Source: an optimization exercise on an open RTL-to-GDS flow (aim: small area). Production flows keep margins and buffers that such runs may drop.
Function was checked by simulation only, so behaviour that the tests miss may differ from the original.
Some runs may be left out. An edit can pass the tests and still lose a function that they never use.

Fig. 1: run 1, layout detail
Bar = 5 um. Window x 91 to 111, y 24 to 44 um. Cells in gray, sequential cells in the stronger gray; small squares are vias.
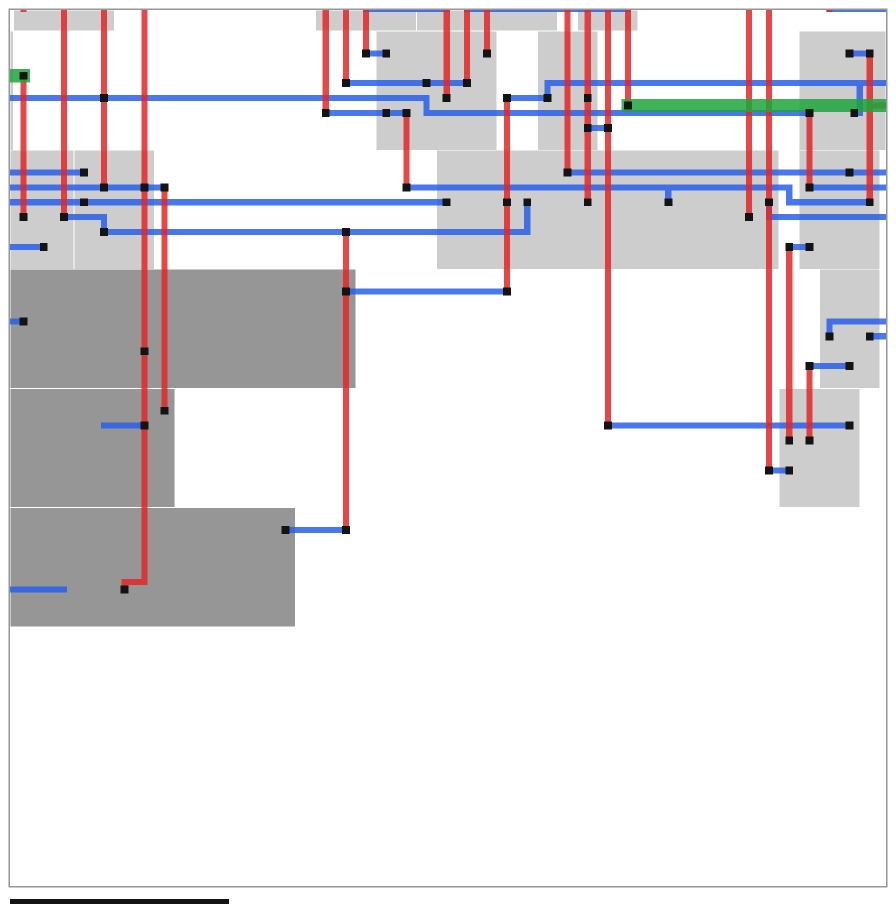
Fig. 2: run 1, signal metal coverage by tile
Bar = 50 um. 27 x 27 tiles, from dark purple (low) to yellow (high), scaled to the fullest tile. Values are wire area over tile area, all layers added.
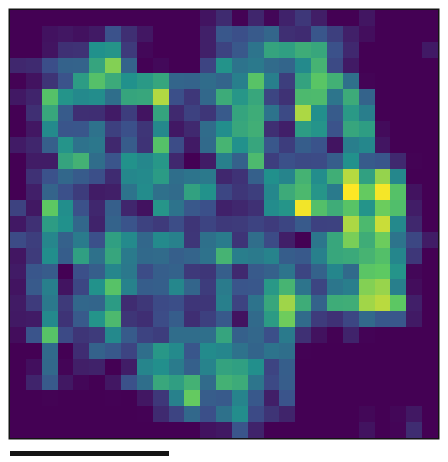
Fig. 3: run 1, sequential cells grouped by signal name
Other sequential cells in the stronger gray, the rest of the logic in the fainter gray.
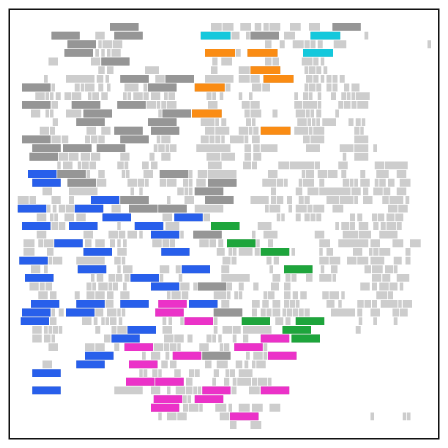
[design.v]
`timescale 1ns / 1ps
module BinarytoBCD(
    input [7:0] binaryinput,
    output [3:0] minutes,
    output [3:0] seconds_tens,
    output [3:0] seconds_ones
    );
    wire [5:0] seconds;
    assign seconds = binaryinput % 60;
    assign minutes = binaryinput / 60;
    assign seconds_tens = seconds / 10;
    assign seconds_ones = seconds % 10;
endmodule
`timescale 1ns / 1ps
module seven_segment_display(
    input[3:0] bcd_input,
    output reg [6:0] cathode
    );
    always @(*) begin
        case(bcd_input)
            0:cathode=7'b0000001;
            1:cathode=7'b1001111;
            2:cathode=7'b0010010;
            3:cathode=7'b0000110;
            4:cathode=7'b1001100;
            5:cathode=7'b0100100;
            6:cathode=7'b0100000;
            7:cathode=7'b0001111;
            8:cathode=7'b0000000;
            9: cathode=7'b0000100;
            default: cathode = 7'b1111111;
        endcase
    end
endmodule
`timescale 1ns / 1ps
module clk_divider(
	input clk_in,
	input rst,
	output reg divided_clk,
	output tick
    );
parameter toggle_value = 4999;
reg[32:0] cnt;
assign tick = (cnt==toggle_value) && !divided_clk;
always@(posedge clk_in or posedge rst)
begin
	if (rst==1) begin
		cnt <= 0;
		divided_clk <= 0;
	end
	else begin
		if (cnt==toggle_value) begin
			cnt <= 0;
			divided_clk <= ~divided_clk;
		end
		else begin
			cnt <= cnt +1;
			divided_clk <= divided_clk;		
		end
	end
end
endmodule
`timescale 1ns / 1ps
module clk_divider2(
	input clk_in,
	input rst,
	output reg divided_clk,
	output tick
    );
parameter toggle_value = 49;
reg[32:0] cnt;
assign tick = (cnt==toggle_value) && !divided_clk;
always@(posedge clk_in or posedge rst)
begin
	if (rst==1) begin
		cnt <= 0;
		divided_clk <= 0;
	end
	else begin
		if (cnt==toggle_value) begin
			cnt <= 0;
			divided_clk <= ~divided_clk;
		end
		else begin
			cnt <= cnt +1;
			divided_clk <= divided_clk;		
		end
	end
end
endmodule
`timescale 1ns / 1ps
module debouncer(
    input clk, rst, button,
    output reg clean,
    output rise
);
    reg [16:0] counter;
    parameter max = 100;
    assign rise = (button != clean) && (counter == max) && button;
    always@(posedge clk or posedge rst)
    begin
        if (rst) begin
            counter <= 0;
            clean <= 1'b0;
        end
        else if (button == clean)begin
            counter <= 0;
        end
        else if (counter == max)begin
            clean <= button;
        end
        else begin
            counter <= counter + 1;
        end
    end
endmodule
`timescale 1ns / 1ps
module CountdownTimer(
    input clock,
    input tick,
    input [7:0] switches,
    input set_rise, reset,
    output [6:0] seven_segment_second_ones, seven_segment_second_tens,
seven_segment_minutes
    );
    wire [3:0] minutes;
    wire [3:0] seconds_tens;
    wire [3:0] seconds_ones;
    reg [7:0] switches2;
    reg [1:0] state;
    BinarytoBCD B1(switches2, minutes, seconds_tens, seconds_ones);
    seven_segment_display S1(minutes, seven_segment_minutes);
    seven_segment_display S2(seconds_tens, seven_segment_second_tens);
    seven_segment_display S3(seconds_ones, seven_segment_second_ones);
    always @(posedge clock or posedge reset)
    begin
        if (reset)
        begin
            state <= 0;
        end
        else if(set_rise)
        begin
            if (state == 0 || state == 2)
                state <= 1;
            else if (state == 1)
                state <= 2;
        end
    end
    always @(posedge clock or posedge reset)
    begin
        if (reset)
            switches2 <= 0;
        else if (tick)
        begin
            if (state == 0)
                switches2 <= 0;
            else if (state == 2)
                if (switches2 == 0)
                   switches2 <= 0; 
             else switches2 <= switches2 - 1;
            else if (state == 1)
                switches2 <= switches;
            else if (state == 3)
                switches2 <= 0;
        end
     end
endmodule
`timescale 1ns / 1ps
module FSM(
    input clock, set, reset,
    input [7:0] switch_number,
    output reg [6:0] cathode,
    output reg [7:0] anode
    );
    reg [1:0] state;
    wire [6:0] minutes, seconds_tens, seconds_ones;
    wire newclock, newclock2;
    wire tick, tick2;
    wire clean2, set_rise;
    clk_divider D1(clock, reset, newclock, tick);
    clk_divider2 D2(clock, reset, newclock2, tick2);
    debouncer d2(clock, reset, set, clean2, set_rise);
    CountdownTimer C1(clock, tick, switch_number, set_rise, reset, seconds_ones, seconds_tens, minutes);
    always @(posedge clock or posedge reset) begin
        if (reset) begin
            state <= 0;
            cathode <= 7'b1111111;
            anode <= 8'b11111111;
        end
        else if (tick2) begin
            if (state == 2'b00)begin
                cathode <= seconds_ones;
                anode <= 8'b11111110;
                state <= state + 1;
            end
            else if (state == 2'b01)begin
                cathode <= seconds_tens;
                anode <= 8'b11111101;
                state <= state + 1;
            end
            else if (state == 2'b10)begin
                cathode <= minutes;
                anode <= 8'b11111011;
                state <= 0;
            end
        end
    end
endmodule
[run.sh]
#!/bin/bash
# synth_recipe.tcl (not shown) runs the flow's synth.tcl, then flattens the netlist and writes it again
# the make line also repeats each setting of config.mk as NAME=value (left out here)
make -C /OpenROAD-flow-scripts/flow DESIGN_CONFIG=/design/flow/config.mk WORK_HOME=/design/flow/orfs CLKGATE_MAP_FILE= SYNTH_SCRIPT=/design/flow/synth_recipe.tcl finish
[config.mk]
export PLATFORM = sky130hd
export DESIGN_NAME = FSM
export DESIGN_NICKNAME = FSM
export VERILOG_FILES = /design/flow/design.v
export SDC_FILE = /design/flow/constraint.sdc
export NUM_CORES = 4
export LEC_CHECK = 0
export CAP_MARGIN = 20
export CORE_MARGIN = 2
export CORE_UTILIZATION = 40
export SLEW_MARGIN = 20
[constraint.sdc]
create_clock -name core_clock -period 10.0 [get_ports {clock}]
set_input_delay 2.0000 -clock core_clock [delete_from_list [all_inputs] [get_ports {clock}]]
set_output_delay 2.0000 -clock core_clock [all_outputs]
set_load 0.01 [all_outputs]
==> results.json, run 1 <==
{
  "multi_input_comb_area_um2": 3820,
  "worst_slew_pin_slew_ps": 913,
  "finalHoldViolations": 0,
  "synth_top_cell_by_area": "sky130_fd_sc_hd__dfrtp_1",
  "synth_top_cell_area_share": 0.360,
  "globalRouteOverflowTotal": 0,
  "cp_num_buf_inv": 1,
  "cts.clk_slew.worst_paths_ps": 70,
  "synth-seq-area-share": 0.398,
  "io_pins": 26,
  "synthFlopType": "sky130_fd_sc_hd__dfrtp_1",
  "cell_area_synth_um2": 6810,
  "post_cts_resized": 0,
  "unrepaired_setup_endpoints_after_global_routing": "no",
  "cts_tree": "built",
  "area_growth_synth_to_finish_pct": 9.20,
  "cells_after_synthesis": 735,
  "drt_pass1_iterations": 4,
  "setup.reg_to_reg.worst_slack_ps": 3590,
  "outcome": "finished clean",
  "netlist_top_cells_count": "98 x sky130_fd_sc_hd__dfrtp_1, 76 x sky130_fd_sc_hd__nor2_1, 65 x sky130_fd_sc_hd__nand2_1",
  "clock_path_buffers": 2,
  "timing.final.crit_share": 0.641,
  "setup-violations-final": 0,
  "r2r.worst_path.cells": 22,
  "most_common_cell_type_on_the_critical_path": "sky130_fd_sc_hd__nor2_1",
  "number_of_antenna_violations_at_the_first_check_in_global_routing": 0,
  "cts_root_buffer": "sky130_fd_sc_hd__clkbuf_16",
  "min_path_type": "reg -> reg",
  "whs_endpoint": "D1.divided_clk",
  "grt_first_pass_wirelength_um": 24900,
  "place.gp.congestion": 0.824,
  "initialDrtViolationCount": 392,
  "maximum_number_of_pins_on_one_net_before_global_route_repair": 63,
  "dieHeight_um": 135,
  "port_buffers": 20,
  "worstSetupStartpointType": "flop",
  "die_w_um": 135,
  "finalMaxSlewViolations": 0,
  "global_route.usage.met3": 0.0319,
  "yosys_register_bits": 108,
  "synth-edff-count": 0,
  "crit_path_max_incr_delay_ps": 800,
  "worstPathCellList": "nand3_2 -> inv_1 -> ha_1 -> mux2i_2 -> o221a_2 -> a21oi_1 -> a21oi_1 -> xnor2_1 -> ha_1 -> nor2_1 -> and4_1 -> or4_4 -> a2111oi_4 -> a21oi_1 -> nor3_2 -> nor2_1 -> ha_1 -> or3_1 -> o2bb2ai_1 -> nor2_1 -> nor2_1 -> o41ai_1",
  "postSynth.asyncResetShare": 1.00,
  "setup_total_negative_slack_ps": 0,
  "worstReg2RegStart": "C1.switches2[6]",
  "worstHoldPathCells": 1,
  "critPathArrivalTime_ps": 6650,
  "drive_gt1_frac": 0.0881,
  "placementRows": 47,
  "detail_route.vias_per_cell": 5.46,
  "worstReg2RegEnd": "cathode[3]",
  "diodes_inserted": 0,
  "crit_family": "simple AND/OR/NAND/NOR gates",
  "tritoncts_num_sinks": 108,
  "htree_num_levels": 3,
  "post-cts-setup-buffer-count": 0,
  "max_clock_freq_mhz": 156,
  "detailed_place_hpwl_um": 10500,
  "grtUsageMet2": 0.271,
  "critical_path_peak_fanout": 20,
  "finClkSkew_ps": 9.82,
  "die_area_um2": 18100,
  "clock_network_latency_to_the_later_pin_of_the_worst_skew_pair_ps": 350,
  "first_global_vias": 5154,
  "endpoint_class_of_the_critical_path": "flop",
  "floorplan.initialDensity": 0.409,
  "cts_made_buffers": 9,
  "drtAntennaViolNets": 0,
  "grt.busiest_layer": "met2",
  "fill_cells": 1599,
  "critical_path.slowest_cell": "sky130_fd_sc_hd__dfrtp_1",
  "synth.distinct_cells": 86
}
Notes on Fig. 1 above:
red -> metal 2
green -> metal 3
blue -> metal 1
cells with their middle in the window = 11
most frequent = dfrtp_1 (2), nor3_1 (2)
netlist names of flops here include = `C1.switches2` (2)
sequential cells in the window = 2

Notes on Fig. 2 above:
nearly empty tiles = 25%
densest ninth of the die = middle right
emptiest ninth of the die = lower right
count of vias placed by the detailed router: 5,290
GRT Total Usage: 0.169
total wire length after detailed routing: 14,400 um
routed length per instance: 14.9 um

Notes on Fig. 3 above:
magenta -> `d2.counter`  # flops 17
cyan -> `anode`  # flops 3
green -> `C1.switches2`  # flops 8
orange -> `cathode`  # flops 7, where top center
blue -> `D1.cnt`  # flops 33
not colored = 40
register area: 2720 um2
Final Core Density: 0.447
Seq area share: 0.365

run 1: layout by cell type, fill, tap and decap left out, types with 24 or more instances in the layout:
cell type and instances:
sky130_fd_sc_hd__nor2_1 76, sky130_fd_sc_hd__dfrtp_1 98, sky130_fd_sc_hd__inv_1 27, sky130_fd_sc_hd__nor3_1 24
sky130_fd_sc_hd__xnor2_1 47, sky130_fd_sc_hd__xor2_1 38, sky130_fd_sc_hd__nand3_1 33, sky130_fd_sc_hd__a21oi_1 32
sky130_fd_sc_hd__ha_1 28, sky130_fd_sc_hd__o21ai_0 34, sky130_fd_sc_hd__nand2_1 65
run 1: sequential cells by signal (all words and copies together) (netlist names):
name            cells
C1.state            2
C1.switches2        8
d2.clean            1
d2.counter         17
state               2
D1.divided_clk      1
D2.cnt             33
D2.divided_clk      1
D1.cnt             33
cathode             7
anode               3
run 1: stage by stage:
stage	worst slack, ps	cell area, um2	instances	hold slack [ps]
final	3590	7440	969	459
after global routing	3080	7440	969	492
after CTS	3660	7440	969	462
after detailed placement	3710	7150	953	448
after global placement	3930	7150	953	448
after floorplan	4740	6830	739	433
run 1: routing by layer:
| layer | up-vias | routed length (um) |
|---|---|---|
| met1 | 2576 | 6980 |
| met4 | 0 | 272 |
| met3 | 16 | 371 |
| met5 | - | 0 |
| met2 | 77 | 6800 |
| li1 | 2621 | - |
run 1: cells by family after synthesis:
| kind of cell | after synthesis | synth area share |
|---|---|---|
| flops | 108 | 0.398 |
| other cells | 1 | 0.000550 |
| buf+inv | 58 | 0.0430 |
| fa+ha+maj | 28 | 0.0514 |
| compound gates | 139 | 0.148 |
| simple gates | 304 | 0.230 |
| xor+xnor | 85 | 0.109 |
| mux | 12 | 0.0187 |
run 1: final cells by class:
type	instances	area share
clock buffer	11	0.0326
clock inverter	5	0.00706
inverter	29	0.0150
multi-input combinational	573	0.514
sequential	108	0.365
tap	220	0.0370
timing repair buffer	23	0.0299
run 1: how the worst max path moves through the flow:
stage / from / end / depth (start not counted)
6_report: C1.switches2[6] / cathode[3] / 22
5_1_grt: C1.switches2[6] / cathode[3] / 22
4_1_cts: C1.switches2[6] / cathode[3] / 22
3_5_place_dp: C1.switches2[6] / cathode[3] / 22
3_3_place_gp: C1.switches2[6] / cathode[6] / 22
2_1_floorplan: C1.switches2[6] / cathode[3] / 23
==> inputs of run 2 (changes only) <==
==> design.v (replaced) <==
module BinarytoBCD(input [7:0] binaryinput, input [1:0] sel, output [3:0] digit);
  wire [1:0] a = binaryinput[7:6];
  wire [6:0] s = binaryinput[5:0] + {a, 2'b00};    
  wire ge = (s >= 60);
  wire [5:0] sec = ge ? s - 60 : s;
  wire [2:0] m = a + ge;
  wire [4:0] u = sec[5:1];                           
  wire [2:0] tens = u / 5;
  wire [2:0] r = u % 5;
  wire [3:0] ones = {r, sec[0]};
  assign digit = sel[1] ? {1'b0, m} : sel[0] ? {1'b0, tens} : ones;
endmodule
`timescale 1ns / 1ps
module seven_segment_display(
    input[3:0] bcd_input,
    output reg [6:0] cathode
    );
    always @(*) begin
        case(bcd_input)
            0:cathode=7'b0000001;
            1:cathode=7'b1001111;
            2:cathode=7'b0010010;
            3:cathode=7'b0000110;
            4:cathode=7'b1001100;
            5:cathode=7'b0100100;
            6:cathode=7'b0100000;
            7:cathode=7'b0001111;
            8:cathode=7'b0000000;
            9: cathode=7'b0000100;
            default: cathode = 7'b1111111;
        endcase
    end
endmodule
`timescale 1ns / 1ps
module clk_divider(
    input clk_in,
    input rst,
    output tick2,
    output tick
    );
    reg [3:0] a;
    reg [4:0] b;
    reg [4:0] c;
    wire b_last = ~b[1] & ~b[2] & ~b[3];             
    wire b_fb = ~((b[0] & b[1]) ^ b[2] ^ b[4]);
    wire [5:0] c_inc = {1'b0, c} + b_last;           
    assign tick2 = b_last & ~a[1] & a[0];
    assign tick = c_inc[5] & ~a[3] & a[2] & a[1] & a[0];
    always @(posedge clk_in or posedge rst) begin
        if (rst) begin
            a <= 4'd0;
            b <= 5'b00010;
            c <= 5'd7;
        end else begin
            a <= a + 4'd1;
            b <= {b[3:0], b_fb};
            c <= c_inc[4:0] | {3'b000, {2{c_inc[5]}}} | {4'b0000, c_inc[5]} | {2'b00, c_inc[5], 2'b00};
        end
    end
endmodule
`timescale 1ns / 1ps
module debouncer(
    input clk, rst, button,
    output rise
);
    reg [6:0] counter;
    reg clean;
    wire diff = button ^ clean;
    wire full = counter[6] & counter[5] & counter[2];   
    wire [6:0] inc = counter + {6'd0, ~full};
    assign rise = diff & full & button;
    always @(posedge clk or posedge rst) begin
        if (rst) begin
            counter <= 0;
            clean <= 1'b0;
        end else begin
            counter <= diff ? inc : 7'd0;
            clean <= clean ^ (diff & full);
        end
    end
endmodule
`timescale 1ns / 1ps
module CountdownTimer(
    input clock, reset, tick,
    input [7:0] switches,
    input set_rise,
    output reg [7:0] value
    );
    reg load;
    wire dec = tick & ~load & (value != 8'd0);
    always @(posedge clock or posedge reset) begin
        if (reset)
            load <= 1'b0;
        else
            load <= load ^ set_rise;
    end
    always @(posedge clock or posedge reset) begin
        if (reset)
            value <= 0;
        else if (tick & load)
            value <= switches;
        else
            value <= value - {7'd0, dec};
    end
endmodule
`timescale 1ns / 1ps
module FSM(
    input clock, set, reset,
    input [7:0] switch_number,
    output [6:0] cathode,
    output [7:0] anode
    );
    wire tick, tick2, set_rise;
    wire [7:0] value;
    reg  [2:0] an;      
    reg  [3:0] digit;   
    clk_divider D1(clock, reset, tick2, tick);
    debouncer d2(clock, reset, set, set_rise);
    CountdownTimer C1(clock, reset, tick, switch_number, set_rise, value);
    wire [1:0] sel = (an[1] & an[0]) ? 2'd0 : (!an[0]) ? 2'd1 : 2'd2;
    wire [3:0] next_digit;
    BinarytoBCD B1(value, sel, next_digit);
    always @(posedge clock or posedge reset) begin
        if (reset) begin
            an <= 3'b111;
            digit <= 4'hf;
        end else if (tick2) begin
            an <= {an[1], an[0], ~(an[1] & an[0])};
            digit <= next_digit;
        end
    end
    seven_segment_display S1(digit, cathode);
    assign anode = {5'b11111, an};
endmodule
Fig. 4: run 2, clock network drawn from the DEF
Bar = 20 um.
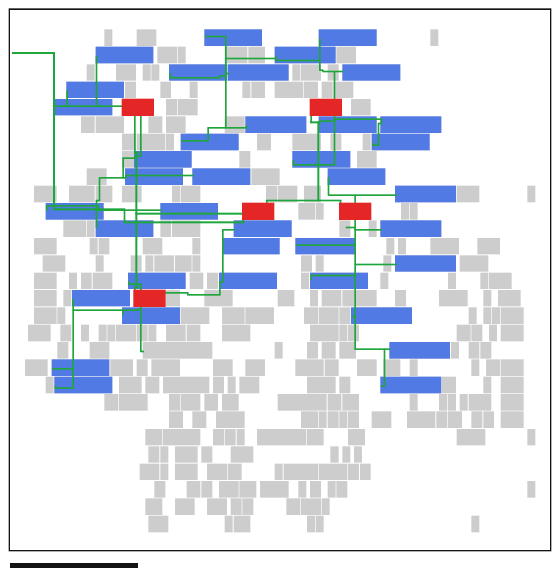
green -> clock wires  # length 481 um
blue -> flip-flops  # count 38
red -> clock drivers  # count 5
routed clock nets = 6
final clock skew: 6.99 ps
clock network latency to the later pin of the worst-skew pair: 290 ps

Fig. 5: run 2, critical path on the layout
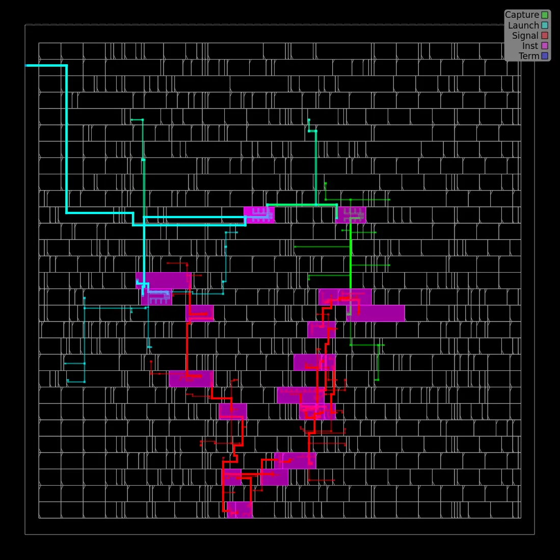
fin worst setup slack: 5050 ps
sum of negative setup slack: 0 ps
Final Core Density: 0.467
Final Instance Count excl. Fillers: 377
final critical path time including I/O delays and setup: 4950 ps

Fig. 6: run 2, sequential cells grouped by signal name
Other sequential cells in the stronger gray, the rest of the logic in the fainter gray.
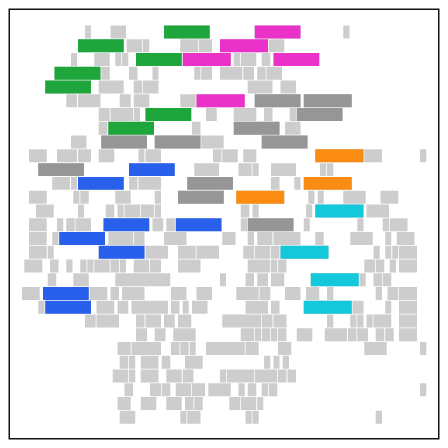
magenta -> `D1.c`  # flops 5, where top center
blue -> `C1.value`  # flops 8, where middle left
cyan -> `digit`  # flops 4, where middle right
orange -> `an`  # flops 3
green -> `d2.counter`  # flops 7, where upper left
Seq area share: 0.327
register area: 965 um2

Fig. 7: run 2, full-chip view from the flow's report step
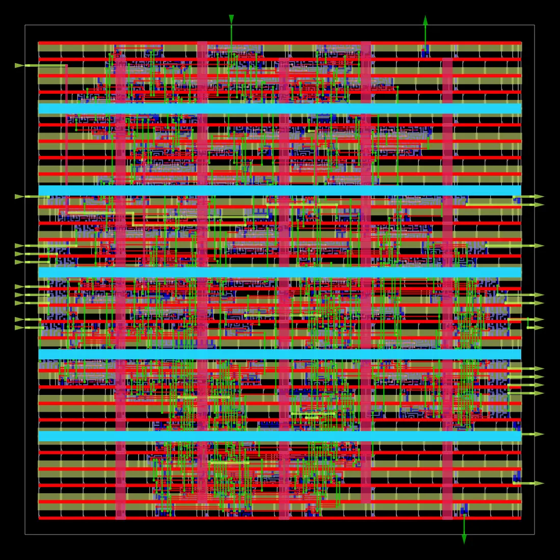
Horiz. Die Dim: 84.6 um
vertical die dimension: 84.6 um
DIE AREA: 7150 um2
site row count: 29
total wire length after detailed routing: 4820 um

==> run 2 against run 1 <==
Still clean on timing, DRC and antenna. Via count is 63% lower. Register-to-register slack gained 1500 ps. Maximum frequency is 29% higher. Critical endpoint is now digit[1]. Highest routed layer unchanged.
==> results.json, run 2 <==
{
  "outcome": "finished clean",
  "floorplan.initialDensity": 0.411,
  "cts_root_buffer": "sky130_fd_sc_hd__clkbuf_8",
  "whs_endpoint": "D1.b[4]",
  "tritoncts_num_sinks": 38,
  "clock_path_buffers": 2,
  "globalRouteTotalUtil": 0.145,
  "layout_common_cells": "30 x sky130_fd_sc_hd__nor2_1, 28 x sky130_fd_sc_hd__nand2_1, 27 x sky130_fd_sc_hd__dfrtp_1",
  "drc_errors": 0,
  "number_of_antenna_violations_at_the_first_check_in_global_routing": 0,
  "largest-register": "C1.value",
  "drtAntennaViolNets": 0,
  "yosysMostFrequentCell": "sky130_fd_sc_hd__nor2_1",
  "num_vias": 1966,
  "post_synth.cell_area_avg_um2": 9.28,
  "placed_cells": 369,
  "detail_route.vias_per_cell": 5.21,
  "detail_route.wl_per_cell_um": 12.8,
  "dpl_worst_slack_ps": 5090,
  "max_clock_freq_mhz": 202,
  "critPathArrivalTime_ps": 5150,
  "detailed_place_hpwl_um": 3480,
  "worst_slew_pin_slew_ps": 628,
  "diodes_inserted": 0,
  "largest_register_ff_count": 8,
  "port_buffers": 20,
  "path_class": "reg -> reg",
  "cts.clk_slew.worst_paths_ps": 80,
  "count_of_nets_after_finishing": 331,
  "area_growth_synth_to_finish_pct": 13.6,
  "critical_path_peak_fanout": 8,
  "most_common_cell_type_on_the_critical_path": "sky130_fd_sc_hd__ha_1",
  "postSynth.asyncResetShare": 1.00,
  "crit_family": "compound AO/OA/AOI/OAI gates",
  "cts_tree": "built",
  "initialDrtViolationCount": 128,
  "place.gp.congestion": 0.826,
  "synth_top_cells_by_area": "sky130_fd_sc_hd__dfrtp_1 26%, sky130_fd_sc_hd__dfstp_2 11%, sky130_fd_sc_hd__ha_1 9.6%, sky130_fd_sc_hd__xnor2_1 4.4%, sky130_fd_sc_hd__nor2_1 4.3%",
  "r2r.worst_path.cells": 18,
  "worstReg2RegStart": "C1.value[2]",
  "worstSetupStartpointType": "flop",
  "synth_top_cell_area_share": 0.260,
  "synth-edff-count": 0,
  "synth_top_cell_by_area": "sky130_fd_sc_hd__dfrtp_1",
  "cts_made_buffers": 5,
  "post-cts-setup-buffer-count": 0,
  "drive_gt1_frac": 0.127,
  "first_global_vias": 1879,
  "critical_path.slowest_cell": "sky130_fd_sc_hd__fa_1",
  "netlist_top_cells_count": "30 x sky130_fd_sc_hd__nor2_1, 28 x sky130_fd_sc_hd__nand2_1, 27 x sky130_fd_sc_hd__dfrtp_1",
  "slew-limit-headroom": 0.579,
  "synth-warning-count": 5,
  "worstHoldPathCells": 0,
  "count_of_max_cap_constraint_violations": 0,
  "timing.final.crit_share": 0.495,
  "finalHoldViolations": 0,
  "worstReg2RegEnd": "digit[1]",
  "htree_num_levels": 2,
  "synthFlopType": "sky130_fd_sc_hd__dfrtp_1",
  "min_path_type": "reg -> reg",
  "cts_hold_buf": 0,
  "post_cts_resized": 0,
  "unrepaired_setup_endpoints_after_global_routing": "no",
  "worstPathRequired_ps": 10210,
  "finalMaxSlewViolations": 0,
  "yosys_register_bits": 38,
  "mostFrequentLayoutCell": "sky130_fd_sc_hd__nor2_1",
  "maximum_number_of_pins_on_one_net_before_global_route_repair": 39,
  "reg.largest.list": "C1.value x8, d2.counter x7",
  "cells_after_synthesis": 280,
  "cell_area_synth_um2": 2600,
  "grt_first_pass_wirelength_um": 8540,
  "setup-violations-final": 0,
  "synth-seq-area-share": 0.371,
  "setup.reg_to_reg.worst_slack_ps": 5050,
  "cp_num_buf_inv": 1,
  "endpoint_class_of_the_critical_path": "flop",
  "globalRouteOverflowTotal": 0,
  "io_pins": 26,
  "hold_path_startpoint": "D1.b[3]",
  "crit_path_max_incr_delay_ps": 550,
  "floorplan.core_area_um2": 6310,
  "drt_pass1_iterations": 4,
  "synth.distinct_cells": 63,
  "worstPathCellList": "ha_1 -> fa_1 -> ha_1 -> nor2_1 -> a211oi_1 -> o31a_1 -> ha_1 -> inv_1 -> a311oi_2 -> nor2_1 -> a22oi_1 -> ha_1 -> nor2b_1 -> a21oi_1 -> nor4_4 -> a211oi_2 -> o32ai_1 -> a221oi_2",
  "critPathLaunch": "C1.value[2]"
}
[run 2: cell count changes after synthesis, sizes merged, moves of 26 or more]
cell,delta
xnor2,-34
o21ai,-26
nor2,-45
xor2,-29
nand2,-37
dfrtp,-71
[run 2: cell families (layout without fill, tap and decap cells)]
kind of cell / after synthesis / count (layout) / synth area share
compound gates: 63 / 63 / 0.167
xor+xnor: 22 / 22 / 0.0771
fa+ha+maj: 21 / 21 / 0.104
buf+inv: 24 / 40 / 0.0448
flops: 38 / 38 / 0.371
mux: 4 / 4 / 0.0159
other cells: 1 / 5 / 0.00144
simple gates: 107 / 107 / 0.218
[run 2: final cells by class]
class | count | area (um2)
clock inverter | 3 | 40.0
clock buffer | 5 | 68.8
tap | 77 | 96.3
timing repair buffer | 21 | 208
fill | 646 | 3360
sequential | 38 | 965
inverter | 11 | 41.3
multi-input combinational | 222 | 1530
[run 2: worst max-delay path by stage]
stage	slack (ps)	to	depth (start not counted)
after global placement	5240	digit[1]	18
final	5050	digit[1]	18
after floorplan	5400	digit[1]	19
after global routing	4590	digit[2]	18
after CTS	5070	digit[1]	18
after detailed placement	5090	digit[1]	18
[run 2: routing by layer]
layer  wire length, um  global-route usage  part of all wire
met3               199              0.0344             0.041
met1              2420               0.196              0.50
met5                 0                   0                 0
met4                57              0.0462             0.012
met2              2150               0.230              0.45
[run 2: metrics by stage]
step	hold WS (ps)	instance area, um2	util
6_report	389	2950	0.467
5_1_grt	397	2950	0.467
4_1_cts	387	2950	0.467
3_5_place_dp	365	2840	0.450
3_3_place_gp	362	2840	0.450
2_1_floorplan	355	2610	-

afterwards: timing with drivers on the ports:
The results above use ideal ports. As a check the final layouts listed here were re-extracted and re-timed, cells and wires unchanged. Step 1 (the two cells are an assumption about what drives the block):
set clk [get_ports {clock}]
set_driving_cell -lib_cell sky130_fd_sc_hd__clkbuf_16 $clk
set_driving_cell -lib_cell sky130_fd_sc_hd__buf_2 [delete_from_list [all_inputs] $clk]
Step 2 adds t to the input delays and takes it off the output delays; t is the mean of the earliest and latest rising clock arrival at the registers after step 1. Input paths then give back, and output paths get back, about the clock's delay inside the block. Slacks: ideal ports / drivers / drivers and shift; pairs: ideal ports / drivers.
run	t, ns	slack for setup (ns)	hold WS [ns]	worst register clock-pin slew, ns
run 1	0.389	3.593 / 3.593 / 3.593	0.459 / 0.459 / 0.459	0.07 / 0.07
run 2	0.314	5.052 / 5.052 / 5.052	0.389 / 0.389 / 0.389	0.08 / 0.08
After both steps every run listed still meets setup and hold.
